This is an optimization exercise on Yosys and OpenROAD, whose aim is small area, a short achievable clock period and few clock cycles per item, not a production implementation.
Where RTL was checked, it was by simulation tests only, not by an equivalence proof against the original.
The series may have gaps, and a smaller design here may also do less where the tests do not look.
No functional check of the RTL was part of run 6.

--- flow/design.v: outline only ---
// module RFILE: 2417 lines
module RFILE(clk, rst, A_x, A_y, B_x, B_y, C_x, C_y, rssiA, rssiB, rssiC,
             valueA, valueB, valueC, expA, expB, expC, busy, out_valid, xt, yt);
  // ...
==> flow/flow/run.sh <==
#!/bin/bash
# Standard layout (standard.sh) with two changes:
#  - synthesis script flow/syn.tcl (the standard flow's script with Yosys synth -noabc and
#    the final ABC mapping done by flow/abc_map.script),
#  - port buffers are sky130_fd_sc_hd__buf_1 (every port still gets one).
set -euo pipefail
HERE=$(pwd)
export FLOW_ABC_SCRIPT=$HERE/flow/abc_map.script
sed -e "s#SYNTH_SCRIPT=[^ ]*#SYNTH_SCRIPT=$HERE/flow/syn.tcl#" \
    -e "s#make -C #make BUFFER_PORTS_ARGS='-buffer_cell sky130_fd_sc_hd__buf_1' -C #" \
    standard.sh > flow_standard.sh
grep -q "flow/syn.tcl" flow_standard.sh
grep -q "BUFFER_PORTS_ARGS" flow_standard.sh
bash flow_standard.sh finish > make.log 2>&1
==> flow/flow/abc_map.script <==
strash
dch -f
map -D 18000
topo
stime -c
buffer -c
upsize -c
dnsize -c
==> flow/flow/syn.tcl <==
# The standard flow's synthesis script (synth_recipe.tcl) with two changes to the
# combinational mapping only; registers are unchanged:
#  - Yosys's generic synth runs without its early "abc -fast" pass (-noabc).
#    That pass rewrites XOR/majority logic so that extract_fa builds full
#    adders with inverted pins and leaves inverters between them.
#  - The final ABC mapping uses flow/abc_map.script (delay-targeted mapping
#    with area recovery, then the usual buffering and sizing) in place of the
#    ORFS script, whose delay target of 115 ps makes it map for speed only.
proc synth {args} { yosys synth -nofsm -noshare -noabc {*}$args }
proc abc {args} {
  set i [lsearch -exact $args -script]
  if {$i >= 0 && [info exists ::env(FLOW_ABC_SCRIPT)]} {
    lset args [expr {$i + 1}] $::env(FLOW_ABC_SCRIPT)
  }
  puts "abc mapping script: [lindex $args [expr {$i + 1}]]"
  yosys abc {*}$args
}
source $::env(SCRIPTS_DIR)/synth.tcl
# left out here: clear keep_hierarchy, flatten, clean up, hide names made inside functions, write 1_2_yosys.v
==> flow/standard.sh <==
#!/bin/bash
# synth_recipe.tcl (not shown) runs the flow's synth.tcl, then flattens the netlist and writes it again
# the make line also repeats each setting of config.mk as NAME=value (left out here)
make -C /OpenROAD-flow-scripts/flow DESIGN_CONFIG=/design/flow/config.mk WORK_HOME=/design/flow/orfs CLKGATE_MAP_FILE= SYNTH_SCRIPT=/design/flow/synth_recipe.tcl "${@:-finish}"
==> flow/config.mk <==
export PLATFORM = sky130hd
export DESIGN_NAME = RFILE
export DESIGN_NICKNAME = RFILE
export VERILOG_FILES = /design/flow/design.v
export SDC_FILE = /design/flow/constraint.sdc
export NUM_CORES = 8
export LEC_CHECK = 0
export ABC_AREA = 1
export CAP_MARGIN = 20
export CORE_MARGIN = 2
export CORE_UTILIZATION = 40
export SLEW_MARGIN = 20
==> flow/constraint.sdc <==
create_clock -name core_clock -period 115.0 [get_ports {clk}]
set_input_delay 23.0000 -clock core_clock [delete_from_list [all_inputs] [get_ports {clk}]]
set_output_delay 23.0000 -clock core_clock [all_outputs]
set_load 0.01 [all_outputs]
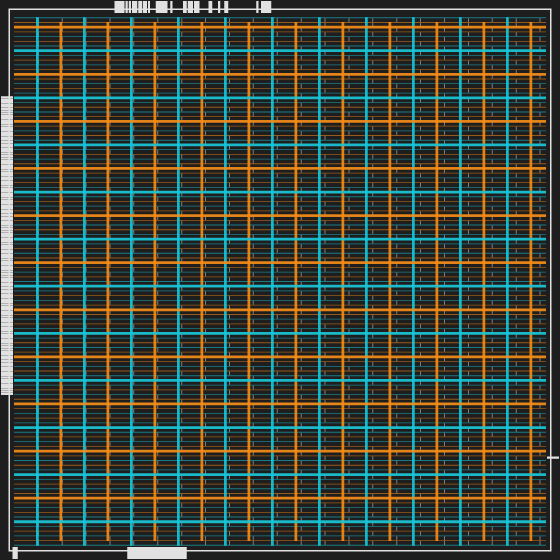
Fig. 1. Supply network (run 1).
Pins as bars on the die edge. Tap cells in grey.
- orange: VDD
- cyan: VSS
- signal pins: 212
- rows: 112
- met5 straps: 22
- tap cells: 1254
- met1 rails: 113

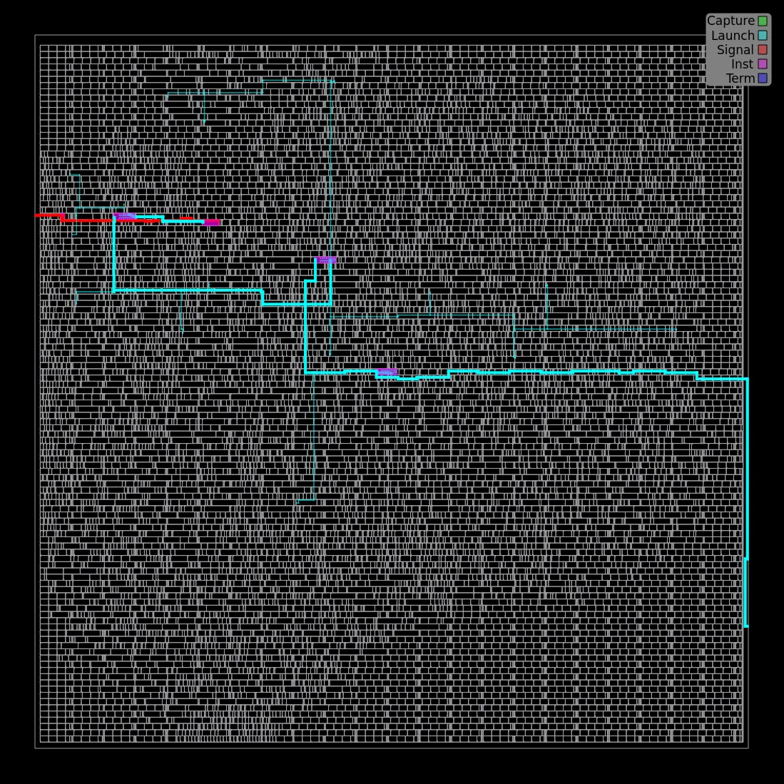
Fig. 2. Path with the least slack (run 1).
Final Util: 43.7%
fin cells: 6356
fin crit period: 24.21 ns
Total Neg Setup Slack: 0 ns

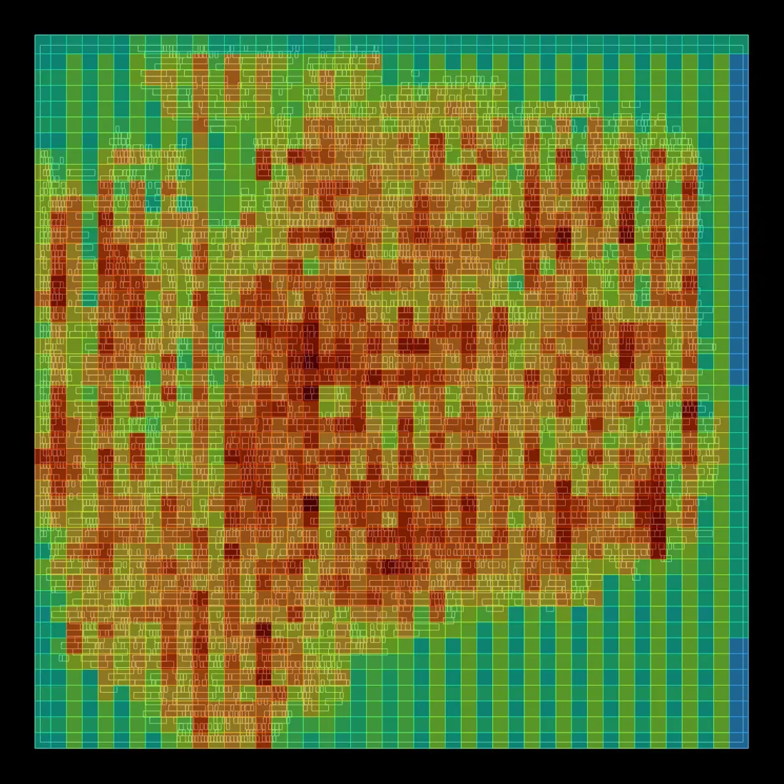
Fig. 3. Congestion heat map (run 1).
Global Route met3 Usage: 4.03%
GR Util met1: 33.7%

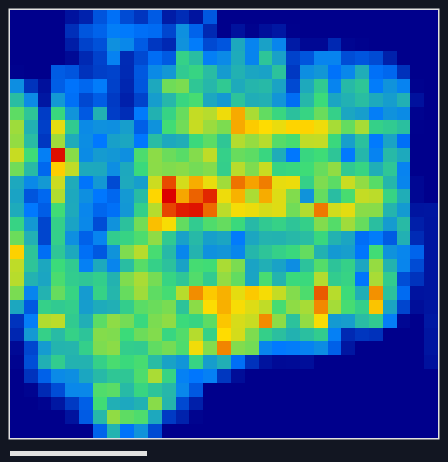
Fig. 4. Routed metal per tile (run 1).
Scale bar: 100 um. 31 x 31 tiles, from dark blue (low) to red (high), scaled to the fullest tile. Values are wire area over tile area, all layers added.
- fullest tile: 0.69
- densest ninth of the die: centre
- nearly empty tiles: 21%
- mean over tiles: 0.22
via count: 35500
Wirelength per Cell: 20.6 um
GR Util All Layers: 26.4%

==> reports/qor.yml, run 1 <==
fin_skew_ns: 0.0462
cts-root-buf: "clkbuf_16"
fp.dieH_um: 312
io_pins: 212
tightest_slew_ns: 1.12
overflow: 0
crit_type: "reg2out"
wl_um: 131000
synth_ff_type: "dfxtp_1"
maxCapViolations: 0
portBuffers: 208
hpwl_um: 104000
critPathTopFamily: "flip-flops"
busiest_layer: "met2"
grt_pass1_wl_um: 201000
grt_pass1_vias: 34600
max_freq_ghz: 0.0413
drt-vias-per-instance: 5.58
relSlewSlack_pct: 25.1
clk_pin_slew_worst_paths_ns: 0.06
critical_path_buf_inv_count: 1
slew_viol_final: 0
drive_gt1_share_pct: 6.06
status: "timing/DRC/antenna clean"
layout_commonest_cell: "inv_1"
reg2reg_depth: 116
routabilityCongestion: 0.962
end_kind: "output pin"
use_met2_pct: 44.4
r2r_slack_ns: 91.44
insertion_delay_ns: 0.63
core_area_sq_um: 93600
initial_utilization_pct: 40.5
clock_path_buffers: 3
final_hold_viol_count: 0
nNetsFinal: 5905
dieArea_sq_um: 97200
post-cts-setup-buffers: 0
cp-start-kind: "flip-flop"
yosys_warnings: 1
drt_iter0_markers: 3266
grt_setup_unrepaired: "false"
first_pass_iters: 6
antenna_found_initial: 4
synth_edf_count: 100
setup_violations: 0
antenna_left: 0
htree_levels: 1
numCtsBuffers: 30
syn_area_per_cell_sq_um: 7.59
layout_common_cells: "inv_1, nand2_1, nor2_1, xor2_1, ha_1"
num_rows: 112
ys_async_sr_fraction_pct: 3.75
syn_inst: 4997
syn_nets: 5823
critical-path-slowest-cell: "dfxtp_1"
slowest_delay_ns: 0.40
cts_hold_buf: 0
syn_to_final_growth_pct: 7.92
drc_errors: 0
cts_tree: "done"
Testbench counts for the RTL of run 1, summed over its fixed seeds: cycles 4,728, items 512.
[run 1: cell families (layout without fill, tap and decap cells)]
| group | Yosys count | after routing | share of synthesized area, % |
|---|---|---|---|
| flip-flops | 240 | 240 | 15.4 |
| AO/OA/AOI/OAI | 1253 | 1253 | 20.1 |
| XOR/XNOR | 501 | 501 | 11.7 |
| adder cells (fa/ha/maj) | 668 | 668 | 27.9 |
| buffers and inverters | 997 | 1101 | 9.95 |
| other | 0 | 1 | 0 |
| AND/OR/NAND/NOR | 1338 | 1338 | 14.9 |
[run 1: per-stage QoR]
step | instance area (sq um) | cells | hold WS (ns) | setup slack (ns)
after global placement | 39900 | 6301 | 0.466 | 90.94
after floorplan | 37900 | 4997 | 0.441 | 91.42
after detailed placement | 39900 | 6301 | 0.469 | 90.91
after global routing | 40900 | 6356 | 0.507 | 89.50
final | 40900 | 6356 | 0.484 | 90.79
after CTS | 40900 | 6355 | 0.477 | 90.77
[run 1: per-layer routing]
layer  share of wire (%)  routed length (um)  vias to the layer above
met5               0.027                  36                        -
met4                 4.6                6030                        6
met3                 7.7               10100                      280
met2                  47               61600                     1482
met1                  41               53300                    16900
li1                    -                   -                    16800
[run 1: cell usage after synthesis (all sizes together), types with 41 or more instances]
cell / instances / area [sq um]
nand3: 82 / 450
dfxtp: 131 / 2620
xnor2: 74 / 648
o21ai: 401 / 2070
o22ai: 232 / 1450
ha: 372 / 4650
xor2: 427 / 3780
nor2: 543 / 2160
fa: 296 / 5930
inv: 765 / 2870
clkbuf: 172 / 646
a21oi: 314 / 1620
nand2: 570 / 2180
edfxtp: 100 / 3000
o211ai: 62 / 475
buf: 41 / 180
nor3: 81 / 464
[run 1: area by class of cell]
type / instances / area [sq um]
Timing Repair Buffer: 263 / 1210
Sequential cell: 240 / 5860
Inverter: 784 / 2950
Fill cell: 9715 / 52700
Multi-Input combinational cell: 3760 / 28300
Tap cell: 1254 / 1570
Clock inverter: 20 / 216
Antenna cell: 1 / 2.50
Clock buffer: 34 / 779
Fig. 5: run 1, cell area per tile
31 x 31 tiles, from dark blue (low) to red (high), 0 to 100% covered.
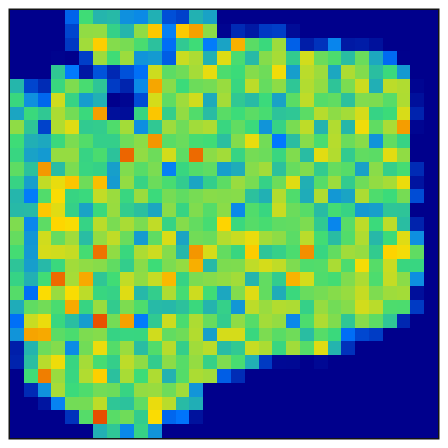

==> inputs of run 2 (changes only) <==
--- a/flow/design.v
+++ b/flow/design.v
@@ -16,6 +16,15 @@
 reg        k2;            
 reg  [2:0] cnt;           
 wire       first = ph[7];
+reg        mq2, mq3, mq6, mq7, lfx, lfy;
+always @(posedge clk) begin
+    mq2 <= ph[1];
+    mq3 <= ph[2];
+    mq6 <= ph[5];
+    mq7 <= ph[6];
+    lfx <= ph[6];
+    lfy <= ph[6];
+end
 wire [2:0] cn = first ? (s4 ? k : {1'b0, fs} + k) : cnt - 3'd1;
 wire       fin = ph[8] && (cn == 3'd1);
 reg  [1:0] fc;            
@@ -694,12 +703,12 @@
 wire signed [8:0] nx1 = {1'b0, c0[7:0]} - {1'b0, cx};          
 wire signed [8:0] ny0 = {1'b0, c1[15:8]} - {1'b0, c1[7:0]};    
 wire signed [8:0] y1 = {1'b0, cy} - {1'b0, c1[7:0]};
-wire [15:0] ma = ph[6] ? c0 : first ? c1 : ph[2] ? {{7{fx[17]}}, fx[17:9]} : {{7{fx[8]}}, fx[8:0]};
-wire [8:0]  mpx = ph[2] ? fy[17:9] : ph[3] ? fy[8:0] : ph[6] ? fx[17:9] : fx[8:0];
-wire [8:0]  mpy = ph[6] ? fy[8:0] : fy[17:9];
-wire        mcx = ph[3];
-wire [24:0] madx = ph[3] ? ~{{6{rx[18]}}, rx} : first ? {rx[18], rx, fx[17:13]} : 25'd0;
-wire [24:0] mady = first ? {ry[18], ry, fy[4:0]} : 25'd0;
+wire [15:0] ma = mq6 ? c0 : mq7 ? c1 : mq2 ? {{7{fx[17]}}, fx[17:9]} : {{7{fx[8]}}, fx[8:0]};
+wire [8:0]  mpx = mq2 ? fy[17:9] : mq3 ? fy[8:0] : mq6 ? fx[17:9] : fx[8:0];
+wire [8:0]  mpy = mq6 ? fy[8:0] : fy[17:9];
+wire        mcx = mq3;
+wire [24:0] madx = mq3 ? ~{{6{rx[18]}}, rx} : mq7 ? {rx[18], rx, fx[17:13]} : 25'd0;
+wire [24:0] mady = mq7 ? {ry[18], ry, fy[4:0]} : 25'd0;
 wire be_one0 = ma[0] ^ 1'b0;
 wire be_two0 = (ma[1] & ~ma[0] & ~1'b0) | (~ma[1] & ma[0] & 1'b0);
 wire be_neg0 = ma[1] & ~(ma[0] & 1'b0);
@@ -1575,8 +1584,8 @@
 reg  [18:0] rx;
 reg  [17:0] fx;
 reg         negx;
-wire [18:0] rrx0 = first ? rix : rx;
-wire fbx0 = first ? fix[3] : (fe & fx[17]);
+wire [18:0] rrx0 = lfx ? rix : rx;
+wire fbx0 = lfx ? fix[3] : (fe & fx[17]);
 wire ivx0 = ~rrx0[18];
 wire [19:0] xax0 = {rrx0, fbx0};
 wire [19:0] yax0 = {2'b00, g} ^ {20{ivx0}};
@@ -1675,7 +1684,7 @@
 wire ax0_s19 = ax0_p19 ^ ax0_c19;
 wire [18:0] rrx1 = {ax0_s18, ax0_s17, ax0_s16, ax0_s15, ax0_s14, ax0_s13, ax0_s12, ax0_s11, ax0_s10, ax0_s9, ax0_s8, ax0_s7, ax0_s6, ax0_s5, ax0_s4, ax0_s3, ax0_s2, ax0_s1, ax0_s0};
 wire qx0 = ~ax0_s19;
-wire fbx1 = first ? fix[2] : (fe & fx[16]);
+wire fbx1 = lfx ? fix[2] : (fe & fx[16]);
 wire ivx1 = ~rrx1[18];
 wire [19:0] xax1 = {rrx1, fbx1};
 wire [19:0] yax1 = {2'b00, g} ^ {20{ivx1}};
@@ -1774,7 +1783,7 @@
 wire ax1_s19 = ax1_p19 ^ ax1_c19;
 wire [18:0] rrx2 = {ax1_s18, ax1_s17, ax1_s16, ax1_s15, ax1_s14, ax1_s13, ax1_s12, ax1_s11, ax1_s10, ax1_s9, ax1_s8, ax1_s7, ax1_s6, ax1_s5, ax1_s4, ax1_s3, ax1_s2, ax1_s1, ax1_s0};
 wire qx1 = ~ax1_s19;
-wire fbx2 = first ? fix[1] : (fe & fx[15]);
+wire fbx2 = lfx ? fix[1] : (fe & fx[15]);
 wire ivx2 = ~rrx2[18];
 wire [19:0] xax2 = {rrx2, fbx2};
 wire [19:0] yax2 = {2'b00, g} ^ {20{ivx2}};
@@ -1873,7 +1882,7 @@
 wire ax2_s19 = ax2_p19 ^ ax2_c19;
 wire [18:0] rrx3 = {ax2_s18, ax2_s17, ax2_s16, ax2_s15, ax2_s14, ax2_s13, ax2_s12, ax2_s11, ax2_s10, ax2_s9, ax2_s8, ax2_s7, ax2_s6, ax2_s5, ax2_s4, ax2_s3, ax2_s2, ax2_s1, ax2_s0};
 wire qx2 = ~ax2_s19;
-wire fbx3 = first ? fix[0] : (fe & fx[14]);
+wire fbx3 = lfx ? fix[0] : (fe & fx[14]);
 wire ivx3 = ~rrx3[18];
 wire [19:0] xax3 = {rrx3, fbx3};
 wire [19:0] yax3 = {2'b00, g} ^ {20{ivx3}};
@@ -1987,8 +1996,8 @@
 reg  [18:0] ry;
 reg  [17:0] fy;
 reg         negy;
-wire [18:0] rry0 = first ? riy : ry;
-wire fby0 = first ? fiy[3] : (fe & fy[17]);
+wire [18:0] rry0 = lfy ? riy : ry;
+wire fby0 = lfy ? fiy[3] : (fe & fy[17]);
 wire ivy0 = ~rry0[18];
 wire [19:0] xay0 = {rry0, fby0};
 wire [19:0] yay0 = {2'b00, g} ^ {20{ivy0}};
@@ -2087,7 +2096,7 @@
 wire ay0_s19 = ay0_p19 ^ ay0_c19;
 wire [18:0] rry1 = {ay0_s18, ay0_s17, ay0_s16, ay0_s15, ay0_s14, ay0_s13, ay0_s12, ay0_s11, ay0_s10, ay0_s9, ay0_s8, ay0_s7, ay0_s6, ay0_s5, ay0_s4, ay0_s3, ay0_s2, ay0_s1, ay0_s0};
 wire qy0 = ~ay0_s19;
-wire fby1 = first ? fiy[2] : (fe & fy[16]);
+wire fby1 = lfy ? fiy[2] : (fe & fy[16]);
 wire ivy1 = ~rry1[18];
 wire [19:0] xay1 = {rry1, fby1};
 wire [19:0] yay1 = {2'b00, g} ^ {20{ivy1}};
@@ -2186,7 +2195,7 @@
 wire ay1_s19 = ay1_p19 ^ ay1_c19;
 wire [18:0] rry2 = {ay1_s18, ay1_s17, ay1_s16, ay1_s15, ay1_s14, ay1_s13, ay1_s12, ay1_s11, ay1_s10, ay1_s9, ay1_s8, ay1_s7, ay1_s6, ay1_s5, ay1_s4, ay1_s3, ay1_s2, ay1_s1, ay1_s0};
 wire qy1 = ~ay1_s19;
-wire fby2 = first ? fiy[1] : (fe & fy[15]);
+wire fby2 = lfy ? fiy[1] : (fe & fy[15]);
 wire ivy2 = ~rry2[18];
 wire [19:0] xay2 = {rry2, fby2};
 wire [19:0] yay2 = {2'b00, g} ^ {20{ivy2}};
@@ -2285,7 +2294,7 @@
 wire ay2_s19 = ay2_p19 ^ ay2_c19;
 wire [18:0] rry3 = {ay2_s18, ay2_s17, ay2_s16, ay2_s15, ay2_s14, ay2_s13, ay2_s12, ay2_s11, ay2_s10, ay2_s9, ay2_s8, ay2_s7, ay2_s6, ay2_s5, ay2_s4, ay2_s3, ay2_s2, ay2_s1, ay2_s0};
 wire qy2 = ~ay2_s19;
-wire fby3 = first ? fiy[0] : (fe & fy[14]);
+wire fby3 = lfy ? fiy[0] : (fe & fy[14]);
 wire ivy3 = ~rry3[18];
 wire [19:0] xay3 = {rry3, fby3};
 wire [19:0] yay3 = {2'b00, g} ^ {20{ivy3}};
--- a/flow/config.mk
+++ b/flow/config.mk
@@ -9,4 +9,5 @@
 export CAP_MARGIN = 20
 export CORE_MARGIN = 2
 export CORE_UTILIZATION = 40
+export CTS_BUF_LIST = sky130_fd_sc_hd__clkbuf_16
 export SLEW_MARGIN = 20
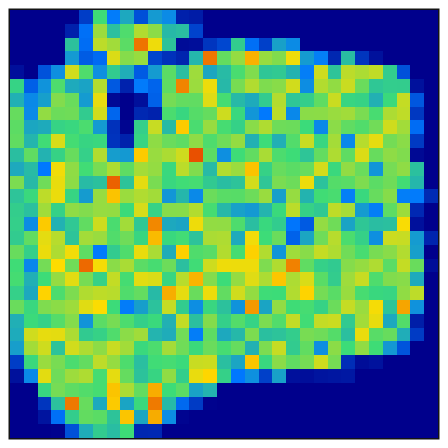
Fig. 6. Cell area per tile (run 2).
31 x 31 tiles, from dark blue (low) to red (high), 0 to 100% covered.
- mean over tiles: 41%
- emptiest ninth of the die: lower right
- nearly empty tiles: 19%
- fullest tile: 91%
- tiles over 75% full: 3.4%
initial core utilization: 40.5%
core footprint: 93600 sq um
Final Util: 43.8%

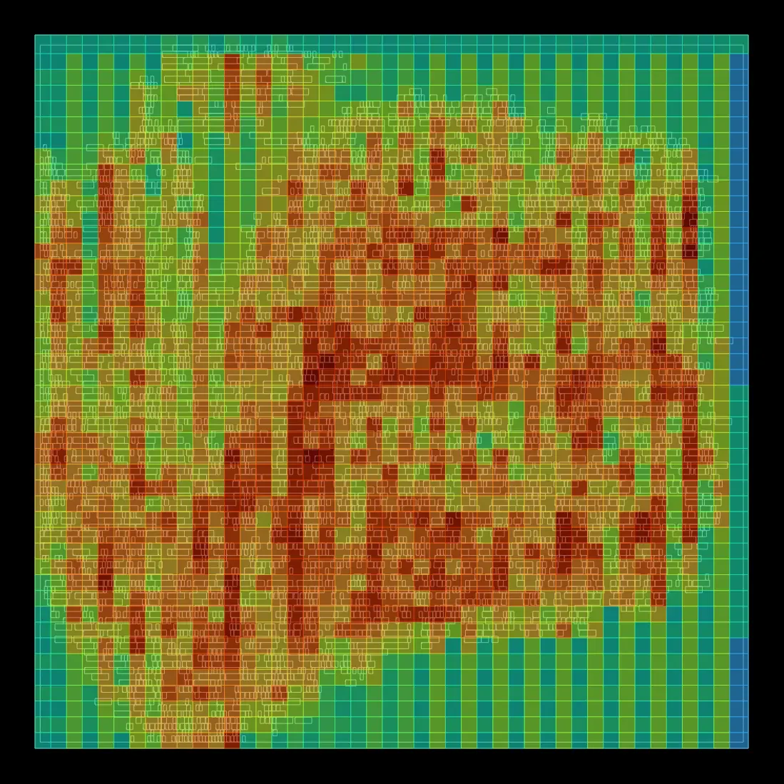
Fig. 7. Congestion heat map (run 2).
Global Route met3 Usage: 4.31%
met2 Use GR: 45.6%
Wirelength per Cell: 20.9 um
GR Util met1: 33.8%
global route hottest layer: met2

==> run 2 against run 1 <==
Against the previous run: routed wire length up 1.2%; critical path depth unchanged; fmax up 0.11%; non-clock buffer count up 5; largest cell class unchanged; area after synthesis about the same.
==> reports/qor.yml, run 2 <==
dr_wl_met3_um: 10400  # +3.0%
finalWorstSetupSlack_ns: 90.82  # +0.0267 ns
fillers: 9825  # +1.1%
clk_pin_slew_worst_paths_ns: 0.06  # about the same
layout_commonest_cell: "inv_1"
drt-vias-per-instance: 5.61  # +0.48%
fin_skew_ns: 0.0542  # +0.00800 ns
max_freq_ghz: 0.0414  # +0.11%
relSlewSlack_pct: 27.4  # +2.3 points
dp.cells: 6301  # unchanged
end_kind: "output pin"
cts_tree: "done"
fin_cells: 6360  # +0.063%
status: "timing/DRC/antenna clean"
yosys.area.top_type_share_pct: 15.6  # about the same
fp.dieH_um: 312  # about the same
first_pass_iters: 9  # +3
yosys_warnings: 1  # unchanged
grt_pass1_wl_um: 203000  # +1.1%
cts_hold_buf: 0  # unchanged
dieArea_sq_um: 97200  # about the same
critPathTopFamily: "flip-flops"
setup_violations: 0  # unchanged
synth_ff_type: "dfxtp_1"
slew_viol_final: 0  # unchanged
portBuffers: 208  # unchanged
insertion_delay_ns: 0.63  # about the same
drive_gt1_share_pct: 5.68  # -0.38 points
slowest_delay_ns: 0.38  # -0.02 ns
nNetsFinal: 5906  # +0.017%
maxCapViolations: 0  # unchanged
drc_errors: 0  # unchanged
grt_usage_pct: 26.7  # +0.34 points
synth_area_leaders: "fa_1, ha_1, xor2_1"
grt_setup_unrepaired: "false"
syn_to_final_growth_pct: 8.22
routed.top_layer: "met5"
yosys.area.top_type: "fa_1"
htree_levels: 1  # unchanged
met1_length_um: 53900  # +1.1%
fin_setup_tns_ns: 0  # unchanged
preCtsSetupSlack_ns: 90.88  # -0.0325 ns
antenna_left: 0  # unchanged
syn_area_per_cell_sq_um: 7.60  # +0.19%
clock_path_buffers: 3  # unchanged
antenna_found_initial: 2  # -2
overflow: 0  # unchanged
wl_um: 133000  # +1.2%
crit_type: "reg2out"
cp-start-kind: "flip-flop"
layout_common_cells: "inv_1, nand2_1, nor2_1, xor2_1, ha_1"
post-cts-setup-buffers: 0  # unchanged
vias: 35700  # +0.55%
synthTopCellsByCount: "inv_1, nand2_1, nor2_1"
hpwl_um: 106000  # +1.3%
Testbench counts for the RTL of run 2, summed over its fixed seeds: cycles 4,728, items 512.
run 2: per-stage QoR:
stage               hold slack (ns)  utilization, %  cell area, sq um
global route                  0.521            43.8             41000
CTS                           0.479            43.8             41000
detailed placement            0.471            42.7             39900
finish                        0.486            43.8             41000
floorplan                     0.345               -             37900
global placement              0.461            42.7             39900
run 2: cells by family (layout without fill, tap and decap cells):
family          Yosys count  after routing  share of synthesized area [%]
fa+ha+maj               668            668                           27.9
buf+inv                 983           1102                           9.79
xor+xnor                502            502                           11.6
flops                   244            244                           15.7
other cells               0              2                              0
compound gates         1256           1256                           20.2
simple gates           1332           1332                           14.8
run 2: area by class of cell:
cell class	instances	area, sq um	area share, %
inverter	777	2920	7.12
timing repair buffer	268	1230	3.00
antenna	2	5.00	0.0122
multi-input combinational	3758	28300	69.0
tap	1254	1570	3.83
sequential	244	5940	14.5
clock buffer	31	776	1.89
clock inverter	26	284	0.693
run 2: metal layers:
layer	vias up	GRT usage [%]
met2	1490	45.6
met4	2	9.97
li1	16900	-
met3	257	4.31
met5	-	0
met1	17100	33.8
Fig. 8: run 2, routed metal per tile
Scale bar: 100 um. 31 x 31 tiles, from dark blue (low) to red (high), scaled to the fullest tile. Values are wire area over tile area, all layers added.
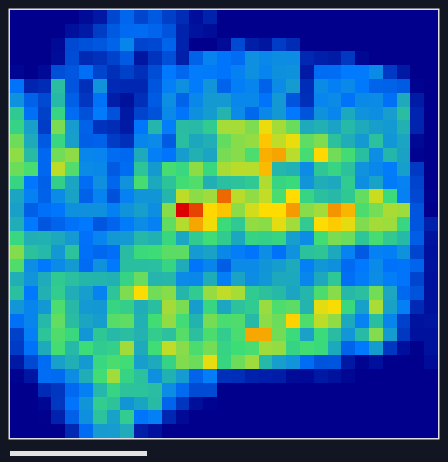

==> inputs of run 3 (changes only) <==
--- a/flow/config.mk
+++ b/flow/config.mk
@@ -9,5 +9,4 @@
 export CAP_MARGIN = 20
 export CORE_MARGIN = 2
 export CORE_UTILIZATION = 40
-export CTS_BUF_LIST = sky130_fd_sc_hd__clkbuf_16
 export SLEW_MARGIN = 20
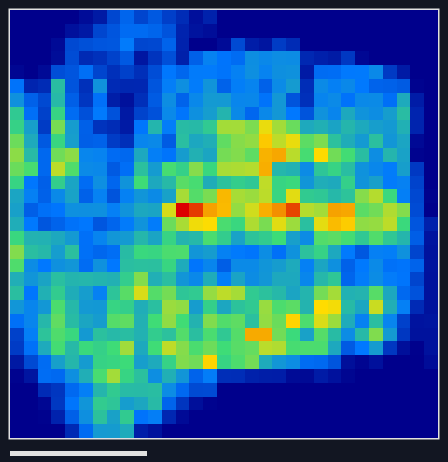
Fig. 9. Routed metal per tile (run 3).
Scale bar: 100 um. 31 x 31 tiles, from dark blue (low) to red (high), scaled to the fullest tile. Values are wire area over tile area, all layers added.
- tiles over half the peak: 17%
- densest ninth of the die: centre
- nearly empty tiles: 19%
via count: 35600
Wirelength per Cell: 20.9 um
drt total wl: 133000 um

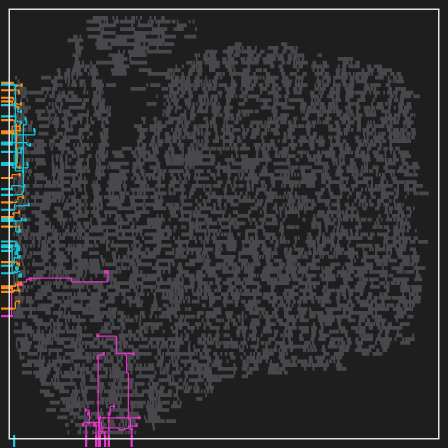
Fig. 10. Port wiring (run 3).
- magenta: A_x (bits 8; direction input; edge 7 bottom, 1 left; end cells 16; wire 455 um)
- orange: valueB (bits 16; direction input; edge left; end cells 16; wire 174 um)
- cyan: rssiB (bits 20; direction input; edge 19 left, 1 bottom; end cells 19; wire 384 um)

==> run 3 against run 2 <==
Against the previous run: area after synthesis is the same.
==> reports/qor.yml, run 3 <==
io_pins: 212
status: "timing/DRC/antenna clean"
end_kind: "output pin"
setup_violations: 0  # unchanged
final_hold_viol_count: 0
drc_errors: 0  # unchanged
whs_ns: 0.486  # +0.0000300 ns
cts_hold_buf: 0  # unchanged
drt-vias-per-instance: 5.60  # -0.13%
core_area_sq_um: 93600  # unchanged
crit_type: "reg2out"
fin_crit_sh_pct: 21.0
layout_commonest_cell: "inv_1"
finalWorstSetupSlack_ns: 90.82  # -0.00320 ns
cp-start-kind: "flip-flop"
fp.dieH_um: 312  # unchanged
post-cts-setup-buffers: 0  # unchanged
fin_cells: 6359  # -0.016%
grt_setup_unrepaired: "false"
htree_levels: 1  # unchanged
nNetsFinal: 5906  # unchanged
antenna_left: 0  # unchanged
first_pass_iters: 9  # unchanged
grt_usage_pct: 26.7  # unchanged
clk_pin_slew_worst_paths_ns: 0.06  # about the same
syn_to_final_growth_pct: 8.22  # about the same
overflow: 0  # unchanged
yosys.area.top_type: "fa_1"
ys_async_sr_fraction_pct: 3.69
critPathTopFamily: "flip-flops"
hpwl_um: 106000  # unchanged
initial_utilization_pct: 40.5  # unchanged
synth_ff_type: "dfxtp_1"
portBuffers: 208  # unchanged
synth_area_leaders: "fa_1, ha_1, xor2_1"
slew_viol_final: 0  # unchanged
fin_setup_tns_ns: 0  # unchanged
syn_area_per_cell_sq_um: 7.60  # unchanged
grt_pass1_wl_um: 203000  # unchanged
cp.depth: 1
preCtsSetupSlack_ns: 90.88  # unchanged
fin_skew_ns: 0.0572  # +0.00301 ns
yosys.area.top_type_share_pct: 15.6  # unchanged
antenna_found_initial: 2  # unchanged
drive_gt1_share_pct: 5.68  # unchanged
max_freq_ghz: 0.0414  # about the same
clock_path_buffers: 3  # unchanged
insertion_delay_ns: 0.63  # about the same
slowest_delay_ns: 0.38  # about the same
dp.cells: 6301  # unchanged
[run 3: changes by cell type in the layout (fill, tap and decap cells not counted), sizes merged]
cell,before,now
clkbuf,31,34
inv,761,758
diode,2,1
[run 3: per-layer routing]
metal	up-vias	track usage, %	share of wire [%]	routed length, um
met5	-	0	0.0098	13
met4	2	9.97	4.4	5850
met3	259	4.31	8.0	10600
met2	1485	45.6	47	62600
met1	17000	33.8	40	53700
li1	16900	-	-	-
[run 3: layout make-up]
class | instances | area, sq um
clock inverter | 23 | 273
timing repair buffer | 268 | 1230
fill | 9825 | 52600
antenna | 1 | 2.50
tap | 1254 | 1570
multi-input combinational | 3758 | 28300
inverter | 777 | 2920
sequential | 244 | 5940
clock buffer | 34 | 787
[run 3: through the flow]
stage | utilization [%] | instance area (sq um)
floorplan | - | 37900
global placement | 42.7 | 39900
detailed placement | 42.7 | 39900
CTS | 43.8 | 41000
global route | 43.8 | 41000
finish | 43.8 | 41000
[run 3: cell families after synthesis]
| kind of cell | count (synthesis) | synth area share, % |
|---|---|---|
| AO/OA/AOI/OAI | 1256 | 20.2 |
| XOR/XNOR | 502 | 11.6 |
| adder cells (fa/ha/maj) | 668 | 27.9 |
| buffers and inverters | 983 | 9.79 |
| flip-flops | 244 | 15.7 |
| AND/OR/NAND/NOR | 1332 | 14.8 |
Fig. 11: run 3, path with the least slack
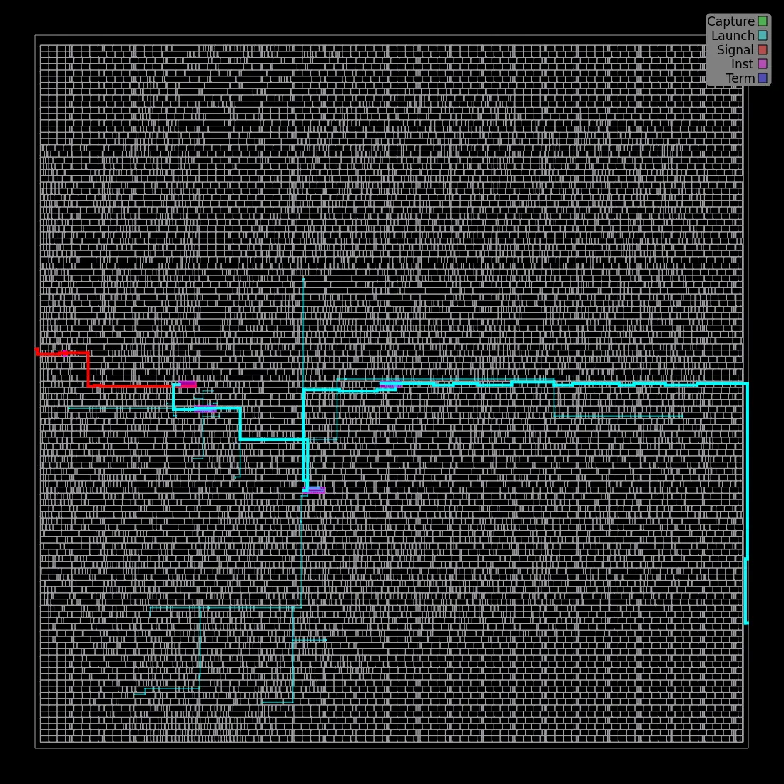

==> inputs of run 4 (changes only) <==
--- a/flow/config.mk
+++ b/flow/config.mk
@@ -9,4 +9,6 @@
 export CAP_MARGIN = 20
 export CORE_MARGIN = 2
 export CORE_UTILIZATION = 40
+export CTS_CLUSTER_DIAMETER = 50
+export CTS_CLUSTER_SIZE = 20
 export SLEW_MARGIN = 20
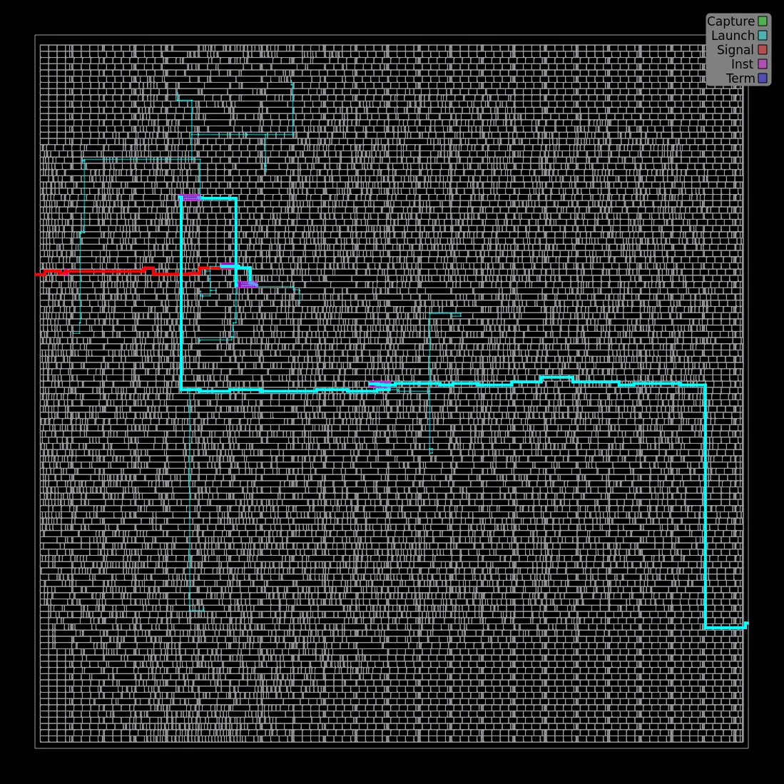
Fig. 12. Path with the least slack (run 4).
fin cells: 6380
final setup margin: 90.81 ns
fin crit period: 24.19 ns

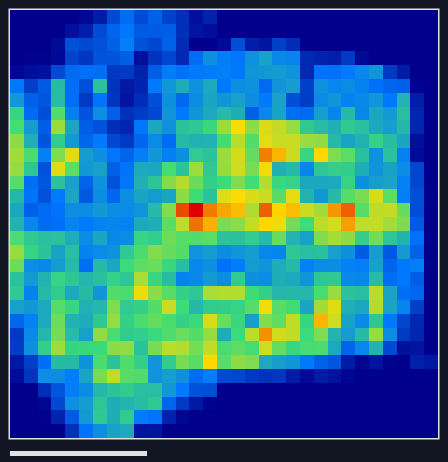
Fig. 13. Routed metal per tile (run 4).
Scale bar: 100 um. 31 x 31 tiles, from dark blue (low) to red (high), scaled to the fullest tile. Values are wire area over tile area, all layers added.
- densest ninth of the die: centre
- tiles over half the peak: 20%
- nearly empty tiles: 19%
- fullest tile: 0.76
- mean over tiles: 0.23

==> run 4 against run 3 <==
Against the previous run: routed wire length barely moved; area after synthesis is the same; die area stayed put; critical path depth unchanged; non-clock buffer count unchanged; synthesized cell count stayed put; global-route usage up 0.14 points; flip-flop and latch count did not move; clock skew shrank 0.0091 ns; critical path type unchanged; highest routed layer unchanged.
==> reports/qor.yml, run 4 <==
status: "timing/DRC/antenna clean"
r2r_slack_ns: 92.72
yosys.area.top_type_share_pct: 15.6  # unchanged
synthTopCellsByCount: "inv_1, nand2_1, nor2_1"
critical-path-slowest-cell: "dfxtp_1"
crit_required_ns: 92.00
path_cells: "buf_1"
whs_ns: 0.488  # +0.00220 ns
layout_commonest_cell: "inv_1"
slew_viol_final: 0  # unchanged
insertion_delay_ns: 0.62  # about the same
fin_setup_tns_ns: 0  # unchanged
grt_pass1_vias: 35100
cp.depth: 1  # unchanged
drc_errors: 0  # unchanged
syn_nets: 5811
portBuffers: 208  # unchanged
first_pass_iters: 7  # -2
crit_type: "reg2out"
syn_area_sq_um: 37900
grt_pass1_wl_um: 204000  # +0.16%
hpwl_um: 106000  # unchanged
die_x_um: 312
grt_setup_unrepaired: "false"
tightest_slew_ns: 1.09
dr_wl_met2_um: 62400  # -0.42%
wl_per_cell_um: 20.8  # -0.30%
post-cts-setup-buffers: 0  # unchanged
overflow: 0  # unchanged
vias: 35700  # +0.13%
dr_wl_met3_um: 10100  # -4.1%
num_rows: 112
seq_area_sq_um: 5940  # unchanged
max_freq_ghz: 0.0413  # about the same
initial_utilization_pct: 40.5  # unchanged
grt_usage_pct: 26.9  # +0.14 points
layout_common_cells: "inv_1, nand2_1, nor2_1, xor2_1, ha_1"
syn_to_final_growth_pct: 9.50
fin_crit_sh_pct: 21.0  # about the same
slowest_delay_ns: 0.41  # +0.03 ns
nNetsFinal: 5917  # +0.19%
cp-start-kind: "flip-flop"
routabilityCongestion: 0.965
io_pins: 212  # unchanged
yosys_warnings: 1
fillers: 9795  # -0.31%
wl_um: 133000  # about the same
min_path_type: "reg2reg"
fin_skew_ns: 0.0481  # -0.00915 ns
numCtsBuffers: 42
antenna_left: 0  # unchanged
ys_ff_latch: 244
clk_pin_slew_worst_paths_ns: 0.06  # about the same
setup_violations: 0  # unchanged
core_area_sq_um: 93600  # unchanged
reg2reg_depth: 104
syn_area_per_cell_sq_um: 7.60  # unchanged
clock_path_buffers: 3  # unchanged
ys_async_sr_fraction_pct: 3.69  # unchanged
met1_length_um: 53900  # +0.35%
drt-vias-per-instance: 5.59  # -0.19%
synth_area_leaders: "fa_1, ha_1, xor2_1"
final_hold_viol_count: 0  # unchanged
critPathTopFamily: "flip-flops"
htree_levels: 2  # +1
drt_iter0_markers: 3471
yosys.area.top_type: "fa_1"
fp.dieH_um: 312  # unchanged
worstPathArrival_ns: 1.19
syn_inst: 4985
end_kind: "output pin"
drive_gt1_share_pct: 6.07  # +0.39 points
routed.top_layer: "met5"
cts_hold_buf: 0  # unchanged
multiInputGateArea_sq_um: 28300  # unchanged
synth_ff_type: "dfxtp_1"
maxCapViolations: 0
synth_edf_count: 100
antenna_found_initial: 3  # +1
ys_seq_area_share_pct: 15.7
grt_start_max_net_pins: 78
run 4: cell counts after synthesis:
No cell type changed its count.
run 4: cell type report:
| type | instances | share of cell area (%) |
|---|---|---|
| clock buffer | 46 | 2.62 |
| clock inverter | 32 | 1.10 |
| timing repair buffer | 268 | 2.97 |
| sequential | 244 | 14.3 |
| multi-input combinational | 3758 | 68.2 |
| antenna | 1 | 0.00603 |
| inverter | 777 | 7.04 |
| tap | 1254 | 3.78 |
run 4: cells by family after synthesis:
family          Yosys count  share of synthesized area [%]
buf+inv                 983                           9.79
xor+xnor                502                           11.6
fa+ha+maj               668                           27.9
flops                   244                           15.7
compound gates         1256                           20.2
simple gates           1332                           14.8
run 4: through the flow:
stage	cells	utilization (%)	setup WS, ns	area (sq um)
after detailed placement	6301	42.7	90.88	39900
after CTS	6379	44.3	90.80	41500
final	6380	44.3	90.81	41500
after global routing	6379	44.3	90.78	41500
after floorplan	4985	-	91.41	37900
after global placement	6301	42.7	90.86	39900
run 4: metal layers:
| layer | up-vias | global-route usage [%] |
|---|---|---|
| li1 | 16900 | - |
| met5 | - | 0 |
| met1 | 16900 | 33.8 |
| met2 | 1519 | 45.4 |
| met4 | 4 | 11.5 |
| met3 | 297 | 4.49 |
Fig. 14: run 4, supply network
Pins as bars on the die edge. Tap cells in grey.
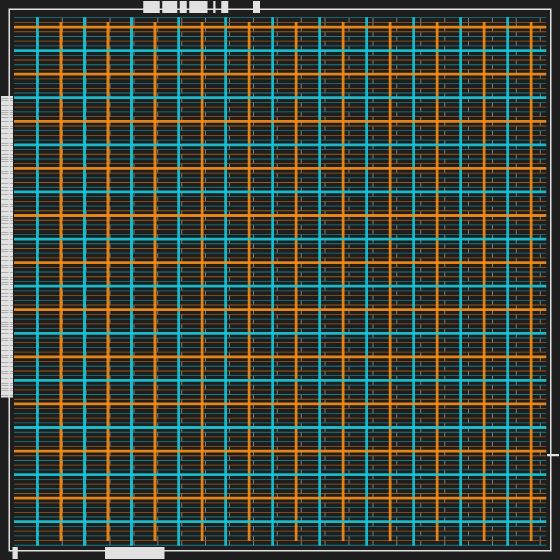

==> inputs of run 5 (changes only) <==
==> flow/flow/abc_map.script (replaced) <==
strash
dc2
strash
dch -f
map -D 18000
topo
stime -c
buffer -c
upsize -c
dnsize -c
--- a/flow/flow/syn.tcl
+++ b/flow/flow/syn.tcl
@@ -3,8 +3,9 @@
 #  - Yosys's generic synth runs without its early "abc -fast" pass (-noabc).
 #    That pass rewrites XOR/majority logic so that extract_fa builds full
 #    adders with inverted pins and leaves inverters between them.
-#  - The final ABC mapping uses flow/abc_map.script (delay-targeted mapping
-#    with area recovery, then the usual buffering and sizing) in place of the
+#  - The final ABC mapping uses flow/abc_map.script (a dc2 rewrite, then
+#    delay-targeted mapping with area recovery, then the usual buffering and
+#    sizing) in place of the
 #    ORFS script, whose delay target of 115 ps makes it map for speed only.
 proc synth {args} { yosys synth -nofsm -noshare -noabc {*}$args }
 proc abc {args} {
--- a/flow/config.mk
+++ b/flow/config.mk
@@ -9,6 +9,4 @@
 export CAP_MARGIN = 20
 export CORE_MARGIN = 2
 export CORE_UTILIZATION = 40
-export CTS_CLUSTER_DIAMETER = 50
-export CTS_CLUSTER_SIZE = 20
 export SLEW_MARGIN = 20
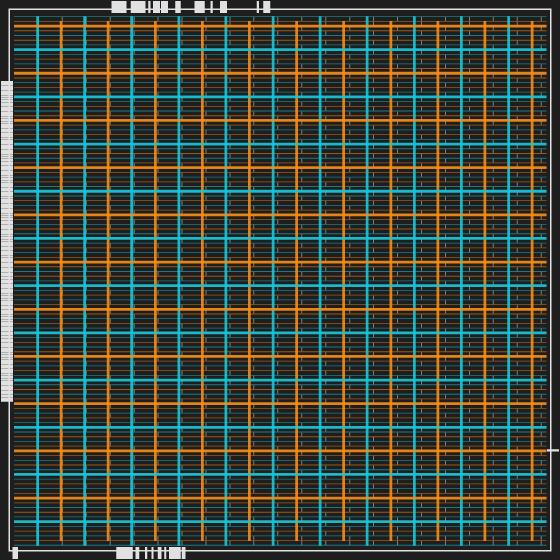
Fig. 15. Supply network (run 5).
Pins as bars on the die edge. Tap cells in grey.
- orange: VDD
- cyan: VSS
- met5 straps: 22
- met4 straps: 22
- signal pins: 212
- rows: 112
- met1 rails: 113

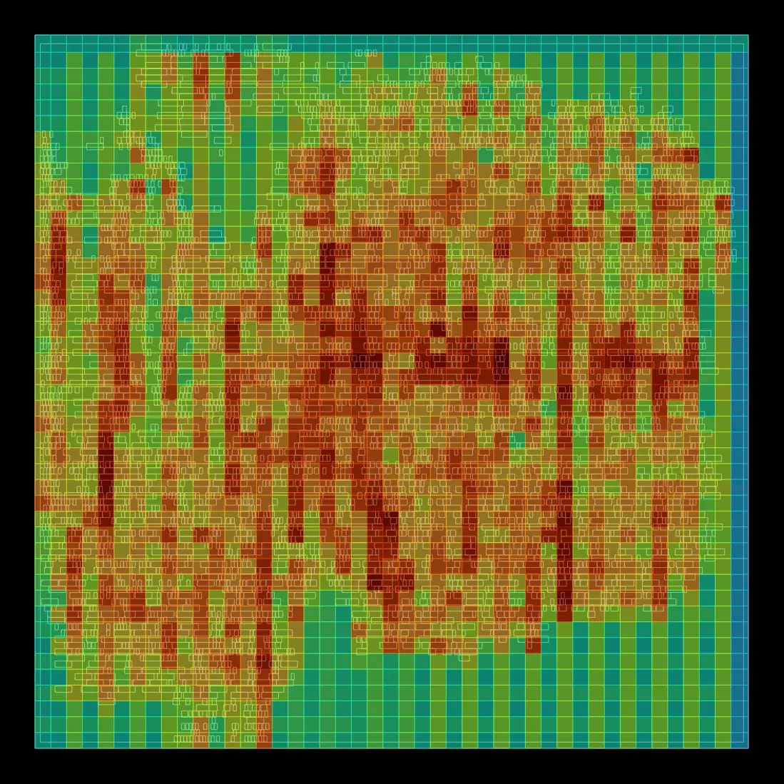
Fig. 16. Congestion heat map (run 5).
Global Route met3 Usage: 3.03%
met2 Use GR: 46.0%
GR Util met1: 33.5%

==> run 5 against run 4 <==
Against the previous run: clock-buffer cell count shrank 5; critical path depth grew 129; hold slack gained 0.0090 ns; core utilization shrank 0.56 points; highest routed layer is now met4; global-route usage shrank 0.41 points; first-iteration DRC count shrank 12%; routed wire length shrank 1.3%; still clean on timing, DRC and antenna.
==> reports/qor.yml, run 5 <==
status: "timing/DRC/antenna clean"
drive_gt1_share_pct: 7.42  # +1.4 points
drt_iter0_markers: 3064  # -12%
grt_usage_pct: 26.5  # -0.41 points
ys_seq_area_share_pct: 15.7  # +0.061 points
htree_levels: 2  # unchanged
syn_to_final_growth_pct: 8.38
num_rows: 112  # unchanged
io_pins: 212  # unchanged
layout_common_cells: "inv_1, nor2_1, nand2_1, ha_1, xor2_1"
setup_violations: 0  # unchanged
portBuffers: 208  # unchanged
numCtsBuffers: 35  # -17%
final_hold_viol_count: 0  # unchanged
syn_nets: 5708  # -1.8%
overflow: 0  # unchanged
r2r_slack_ns: 89.54  # -3.18 ns
utilization_pct: 43.8  # -0.56 points
fin_skew_ns: 0.0465  # -0.00161 ns
yosys_warnings: 1  # unchanged
cts_hold_buf: 0  # unchanged
wl_per_cell_um: 20.9  # +0.19%
fp.dieH_um: 311  # -0.19%
post-cts-setup-buffers: 0  # unchanged
fin_setup_tns_ns: 0  # unchanged
antenna_left: 0  # unchanged
cp-start-kind: "flip-flop"
worstPathArrival_ns: 25.72  # +24.53 ns
hpwl_um: 104000  # -1.3%
grt_pass1_wl_um: 200000  # -1.8%
crit_required_ns: 115.25  # +23.25 ns
fin_crit_ns: 25.46  # +1.27 ns
clock_path_buffers: 3  # unchanged
grt_start_max_net_pins: 65  # -17%
ys_ff_latch: 244  # unchanged
seq_area_sq_um: 5940  # unchanged
crit_type: "reg2reg"
grt_setup_unrepaired: "false"
critical-path-slowest-cell: "dfxtp_2"
end_kind: "flip-flop"
slowest_delay_ns: 0.98  # +0.57 ns
tightest_slew_ns: 1.00  # -0.0847 ns
fin_crit_sh_pct: 22.1  # +1.1 points
wl_um: 131000  # -1.3%
drc_errors: 0  # unchanged
[run 5: cell count changes after synthesis, moves of 25 or more]
cell and change:
nor2_1 +115, nand2_1 -78, xor2_1 -61, inv_1 -43
o22ai_1 -30, o21ai_0 -29, a21oi_1 -25
[run 5: worst max-delay path, delay by kind of cell, from the launching register on]
| kind | cells | cell delay (ns) |
|---|---|---|
| AOI/OAI and AO/OA | 35 | 8.13 |
| xor gates and xnor gates | 8 | 2.69 |
| adders and majority gates | 12 | 4.65 |
| buffers and inverters | 24 | 3.75 |
| DFF | 1 | 0.98 |
| and+or+nand+nor | 51 | 4.78 |
[run 5: layer usage]
layer	up-vias	global-route usage (%)	part of all wire (%)
li1	16600	-	-
met4	0	9.96	4.2
met3	263	3.03	6.8
met5	-	0	0
met1	16700	33.5	41
met2	1437	46.0	48
[run 5: logic make-up (layout without fill, tap and decap cells)]
| group | Yosys count | after routing | synth area share (%) |
|---|---|---|---|
| other | 0 | 1 | 0 |
| buffers and inverters | 924 | 1069 | 9.80 |
| adders and majority gates | 668 | 668 | 28.0 |
| and+or+nand+nor | 1412 | 1412 | 16.1 |
| DFF | 244 | 244 | 15.7 |
| xor gates and xnor gates | 432 | 432 | 10.3 |
| AOI/OAI and AO/OA | 1199 | 1199 | 20.0 |
| muxes | 3 | 3 | 0.0796 |
[run 5: stage by stage]
stage | hold WS, ns | instance area, sq um | instances | setup slack, ns
after floorplan | 0.362 | 37700 | 4882 | 91.33
after global placement | 0.482 | 39700 | 6217 | 90.31
after detailed placement | 0.487 | 39700 | 6217 | 90.02
after CTS | 0.501 | 40900 | 6281 | 89.94
after global routing | 0.521 | 40900 | 6281 | 87.68
final | 0.497 | 40900 | 6282 | 89.54
[run 5: final cells by class]
class                      count  share of cell area [%]
clock buffer                  41                    2.22
antenna                        1                 0.00612
inverter                     727                    6.71
timing repair buffer         278                    3.19
tap                         1254                    3.84
multi-input combinational   3714                    68.8
clock inverter                23                   0.685
sequential                   244                    14.5
Fig. 17: run 5, routed metal per tile
Scale bar: 100 um. 31 x 31 tiles, from dark blue (low) to red (high), scaled to the fullest tile. Values are wire area over tile area, all layers added.
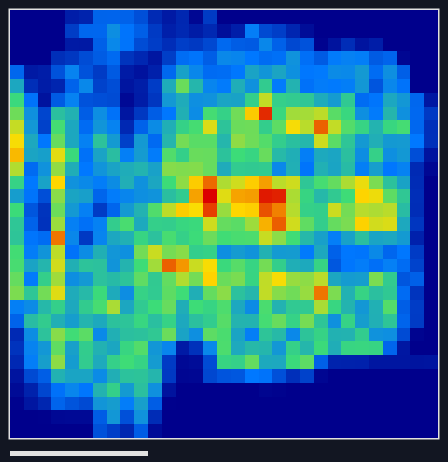

==> inputs of run 6 (changes only) <==
--- a/flow/design.v
+++ b/flow/design.v
@@ -13,7 +13,6 @@
 reg  [8:0] ph;            
 reg  [2:0] k;             
 reg        knz;           
-reg        k2;            
 reg  [2:0] cnt;           
 wire       first = ph[7];
 reg        mq2, mq3, mq6, mq7, lfx, lfy;
@@ -25,7 +24,7 @@
     lfx <= ph[6];
     lfy <= ph[6];
 end
-wire [2:0] cn = first ? (s4 ? k : {1'b0, fs} + k) : cnt - 3'd1;
+wire [2:0] cn = first ? ({1'b0, fs} + k) : cnt - 3'd1;
 wire       fin = ph[8] && (cn == 3'd1);
 reg  [1:0] fc;            
 wire       fe = (fc != 2'd0);
@@ -42,7 +41,7 @@
 end
 always @(posedge clk) begin
     cnt <= cn;
-    if (first) fc <= s4 ? 2'd0 : fs - 2'd1;
+    if (first) fc <= fs - 2'd1;
     else if (fc != 2'd0) fc <= fc - 2'd1;
 end
 function [13:0] f_exp(input [19:0] u);
@@ -1560,26 +1559,22 @@
         g <= {adl, 1'b0};
         k <= 3'd0;
         knz <= 1'b0;
-        k2 <= 1'b0;
     end else if (ph[4] | ph[5] | ph[6]) begin
-        if (g[17:10] == 8'd0) begin g <= {g[9:0], 8'd0}; k <= k + 3'd2; knz <= 1'b1; k2 <= 1'b1; end
-        else if (g[17:14] == 4'd0) begin g <= {g[13:0], 4'd0}; k <= k + 3'd1; knz <= 1'b1; k2 <= k2 | knz; end
+        if (g[17:10] == 8'd0) begin g <= {g[9:0], 8'd0}; k <= k + 3'd2; knz <= 1'b1; end
+        else if (g[17:14] == 4'd0) begin g <= {g[13:0], 4'd0}; k <= k + 3'd1; knz <= 1'b1; end
     end
 end
 wire [24:0] nx = mxo;
-wire s4x = (gb17 & (&nx[24:16] | ~|nx[24:16])) | (gb16 & (&nx[24:15] | ~|nx[24:15])) | (gb15 & (&nx[24:14] | ~|nx[24:14])) | (gb14 & (&nx[24:13] | ~|nx[24:13]));
 wire f4x = knz & ((gb17 & (&nx[24:20] | ~|nx[24:20])) | (gb16 & (&nx[24:19] | ~|nx[24:19])) | (gb15 & (&nx[24:18] | ~|nx[24:18])) | (gb14 & (&nx[24:17] | ~|nx[24:17])));
 wire f8x = (gb17) | (gb16 & (&nx[24:23] | ~|nx[24:23])) | (gb15 & (&nx[24:22] | ~|nx[24:22])) | (gb14 & (&nx[24:21] | ~|nx[24:21]));
 wire [24:0] ny = myo;
-wire s4y = (gb17 & (&ny[24:16] | ~|ny[24:16])) | (gb16 & (&ny[24:15] | ~|ny[24:15])) | (gb15 & (&ny[24:14] | ~|ny[24:14])) | (gb14 & (&ny[24:13] | ~|ny[24:13]));
 wire f4y = knz & ((gb17 & (&ny[24:20] | ~|ny[24:20])) | (gb16 & (&ny[24:19] | ~|ny[24:19])) | (gb15 & (&ny[24:18] | ~|ny[24:18])) | (gb14 & (&ny[24:17] | ~|ny[24:17])));
 wire f8y = (gb17) | (gb16 & (&ny[24:23] | ~|ny[24:23])) | (gb15 & (&ny[24:22] | ~|ny[24:22])) | (gb14 & (&ny[24:21] | ~|ny[24:21]));
-wire s4 = k2 & s4x & s4y;
 wire f4 = f4x & f4y;
 wire f8 = f8x & f8y;
 wire [1:0] fs = f4 ? 2'd1 : f8 ? 2'd2 : 2'd3;    
-wire [18:0] rix = s4 ? {nx[17:0], 1'b0} : f4 ? {nx[24], nx[20:3]} : f8 ? {nx[24], nx[24:7]} : {{5{nx[24]}}, nx[24:11]};
-wire [3:0] fix = s4 ? 4'd0 : f4 ? {nx[2:0], 1'b0} : f8 ? nx[6:3] : nx[10:7];
+wire [18:0] rix = f4 ? {nx[24], nx[20:3]} : f8 ? {nx[24], nx[24:7]} : {{5{nx[24]}}, nx[24:11]};
+wire [3:0] fix = f4 ? {nx[2:0], 1'b0} : f8 ? nx[6:3] : nx[10:7];
 wire [17:0] ffx = f4 ? {18{nx[24]}} : f8 ? {nx[2:0], 1'b0, {14{nx[24]}}} : {nx[6:0], 1'b0, {10{nx[24]}}};
 reg  [18:0] rx;
 reg  [17:0] fx;
@@ -1990,8 +1985,8 @@
 always @(posedge clk) begin
     if (first) negx <= nx[24];
 end
-wire [18:0] riy = s4 ? {ny[17:0], 1'b0} : f4 ? {ny[24], ny[20:3]} : f8 ? {ny[24], ny[24:7]} : {{5{ny[24]}}, ny[24:11]};
-wire [3:0] fiy = s4 ? 4'd0 : f4 ? {ny[2:0], 1'b0} : f8 ? ny[6:3] : ny[10:7];
+wire [18:0] riy = f4 ? {ny[24], ny[20:3]} : f8 ? {ny[24], ny[24:7]} : {{5{ny[24]}}, ny[24:11]};
+wire [3:0] fiy = f4 ? {ny[2:0], 1'b0} : f8 ? ny[6:3] : ny[10:7];
 wire [17:0] ffy = f4 ? {18{ny[24]}} : f8 ? {ny[2:0], 1'b0, {14{ny[24]}}} : {ny[6:0], 1'b0, {10{ny[24]}}};
 reg  [18:0] ry;
 reg  [17:0] fy;
==> flow/flow/abc_map.script (replaced) <==
strash
dch -f
map -D 18000
topo
stime -c
buffer -c
upsize -c
dnsize -c
--- a/flow/flow/syn.tcl
+++ b/flow/flow/syn.tcl
@@ -3,9 +3,8 @@
 #  - Yosys's generic synth runs without its early "abc -fast" pass (-noabc).
 #    That pass rewrites XOR/majority logic so that extract_fa builds full
 #    adders with inverted pins and leaves inverters between them.
-#  - The final ABC mapping uses flow/abc_map.script (a dc2 rewrite, then
-#    delay-targeted mapping with area recovery, then the usual buffering and
-#    sizing) in place of the
+#  - The final ABC mapping uses flow/abc_map.script (delay-targeted mapping
+#    with area recovery, then the usual buffering and sizing) in place of the
 #    ORFS script, whose delay target of 115 ps makes it map for speed only.
 proc synth {args} { yosys synth -nofsm -noshare -noabc {*}$args }
 proc abc {args} {
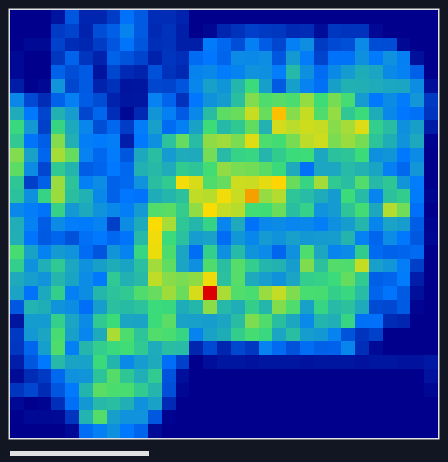
Fig. 18. Routed metal per tile (run 6).
Scale bar: 100 um. 31 x 31 tiles, from dark blue (low) to red (high), scaled to the fullest tile. Values are wire area over tile area, all layers added.
- fullest tile: 0.79
- emptiest ninth of the die: lower right
- densest ninth of the die: centre
- tiles over half the peak: 14%
via count: 34500
GR Util All Layers: 26.2%
drt total wl: 127000 um

==> run 6 against run 5 <==
Against the previous run: critical endpoint is now xt[7]; largest cell class unchanged; routed wire length shrank 3.4%; fmax grew 5.3%; highest routed layer unchanged.
==> reports/qor.yml, run 6 <==
status: "timing/DRC/antenna clean"
wl_per_cell_um: 20.3  # -2.9%
synth_ff_type: "dfxtp_1"
path_cells: "buf_1"
core_area_sq_um: 91800
crit_type: "reg2out"
antenna_left: 0  # unchanged
cp-start-kind: "flip-flop"
end_kind: "output pin"
dp.cells: 6186  # -0.50%
grtUsageMet1_pct: 33.8  # +0.26 points
cts-root-buf: "clkbuf_16"
placed_area_sq_um: 39100  # -1.5%
fin_cells: 6248  # -0.54%
yosys_warnings: 1  # unchanged
syn_nets: 5713  # +0.088%
preCtsSetupSlack_ns: 90.73  # +0.703 ns
grt_start_max_net_pins: 80  # +23%
n_antenna_cell: 0  # -1
post-cts-setup-buffers: 0  # unchanged
htree_levels: 2  # unchanged
fp.dieH_um: 309  # -0.82%
clock_path_buffers: 3  # unchanged
numCtsBuffers: 34  # -2.9%
min_path_type: "reg2reg"
grt_setup_unrepaired: "false"
cts_hold_buf: 0  # unchanged
setup_violations: 0  # unchanged
grt_pass1_vias: 33500
busiest_layer: "met2"
slowest_delay_ns: 0.42  # -0.56 ns
relSlewSlack_pct: 23.4
io_pins: 212  # unchanged
hpwl_um: 101000  # -3.0%
ys_ff_latch: 243  # -0.41%
overflow: 0  # unchanged
drt_iter0_markers: 3245  # +5.9%
grt_pass1_wl_um: 193000  # -3.4%
final_area_sq_um: 40300  # -1.5%
critical_path_buf_inv_count: 1  # -96%
portBuffers: 208  # unchanged
final_hold_viol_count: 0  # unchanged
tightest_slew_ns: 1.12  # +0.116 ns
r2r_slack_ns: 92.80  # +3.26 ns
initial_utilization_pct: 40.4
critical-path-slowest-cell: "dfxtp_1"
drive_gt1_share_pct: 4.72  # -2.7 points
num_rows: 111  # -0.89%
whs_ns: 0.469  # -0.0286 ns
syn_to_final_growth_pct: 8.55
crit_required_ns: 92.00  # -23.25 ns
min_path_cells: 1
cts_resized: 0
utilization_pct: 43.9  # +0.13 points
fin_crit_sh_pct: 21.0  # -1.1 points
ys_async_sr_fraction_pct: 3.70
worstPathArrival_ns: 1.18  # -24.54 ns
fin_skew_ns: 0.0234  # -0.0231 ns
use_met2_pct: 45.4  # -0.65 points
use_met3_pct: 3.48  # +0.45 points
layout_common_cells: "inv_1, nand2_1, nor2_1, xor2_1, ha_1"
fin_setup_tns_ns: 0  # unchanged
ys_seq_area_share_pct: 15.9  # +0.21 points
insertion_delay_ns: 0.58
drc_errors: 0  # unchanged
critPathTopFamily: "flip-flops"
cp.depth: 1  # -99%
clock_sinks: 243
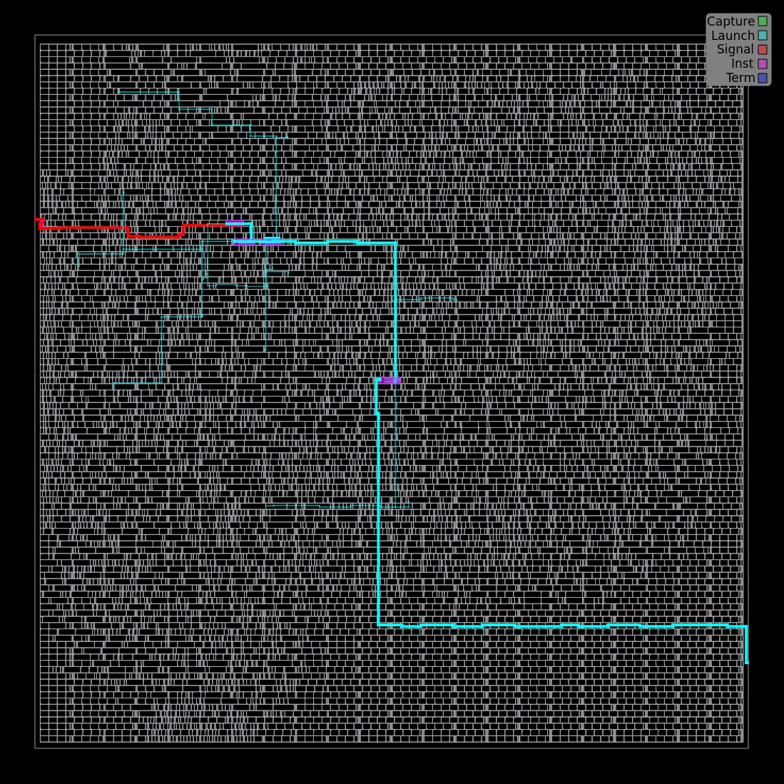
Fig. 19. Path with the least slack (run 6).
final setup margin: 90.82 ns
fin crit period: 24.18 ns

## run 6: cell types whose count changed after synthesis, sizes merged, moves of 13 or more
cell,change
nor3,-24
xor2,+58
nand2,+86
o22ai,-25
xnor2,+16
a22oi,+26
o21bai,-13
a21oi,+26
o41ai,+13
o21ai,-37
nor2,-101
a2111oi,+16
## run 6: cell families after synthesis
logic type	count (synthesis)	share of synthesized area [%]
AO/OA/AOI/OAI	1177	19.3
XOR/XNOR	506	11.9
adder cells (fa/ha/maj)	667	28.5
buffers and inverters	939	9.50
flip-flops	243	15.9
AND/OR/NAND/NOR	1356	14.9
## run 6: metal layers
metal	wire length, um	vias up
met2	60600	1394
met4	4430	0
li1	-	16500
met1	52300	16400
met3	9280	230
met5	0	-
## run 6: area by class of cell
cell class                      count  area [sq um]  share of cell area [%]
Clock buffer                       43           957                    2.38
Clock inverter                     19           228                   0.565
Inverter                          737          2770                    6.87
Multi-Input combinational cell   3706         27700                    68.8
Sequential cell                   243          5920                    14.7
Tap cell                         1243          1560                    3.86
Timing Repair Buffer              257          1160                    2.87

==> what the ideal ports hide <==
In the flow no input, the clock included, has a driving cell. The finished layouts below were timed again as built, in two steps. Step 1: set_driving_cell puts a clkbuf_16 on clk and a buf_2 on each other input, an assumption about the parent block. Step 2 adds t to the input delays and takes it off the output delays; t is the mean of the earliest and latest rising clock arrival at the registers after step 1. Input paths then give back, and output paths get back, about the clock's delay inside the block. a / b / c = ideal / step 1 / step 2; a / b = the first two.
| run | t, ns | setup WS [ns] | worst setup path at the end | clock arrival spread, ns | worst register clock-pin slew, ns |
|---|---|---|---|---|---|
| run 1 | 0.677 | 90.794 / 90.727 / 90.974 | input to register | 0.046 / 0.047 | 0.08 / 0.08 |
| run 2 | 0.667 | 90.820 / 90.755 / 90.870 | input to register | 0.055 / 0.055 | 0.08 / 0.08 |
| run 3 | 0.669 | 90.817 / 90.752 / 90.868 | input to register | 0.057 / 0.057 | 0.08 / 0.08 |
| run 4 | 0.673 | 90.809 / 90.734 / 90.866 | input to register | 0.048 / 0.048 | 0.07 / 0.07 |
| run 5 | 0.633 | 89.536 / 89.536 / 89.536 | register to register | 0.046 / 0.046 | 0.06 / 0.06 |
| run 6 | 0.635 | 90.820 / 90.758 / 90.612 | input to register | 0.024 / 0.024 | 0.07 / 0.07 |
After both steps setup and hold are still met in every run listed. For run 6, which loses most, drivers alone change the setup slack by -0.062 ns; drivers and shift together by -0.208 ns.
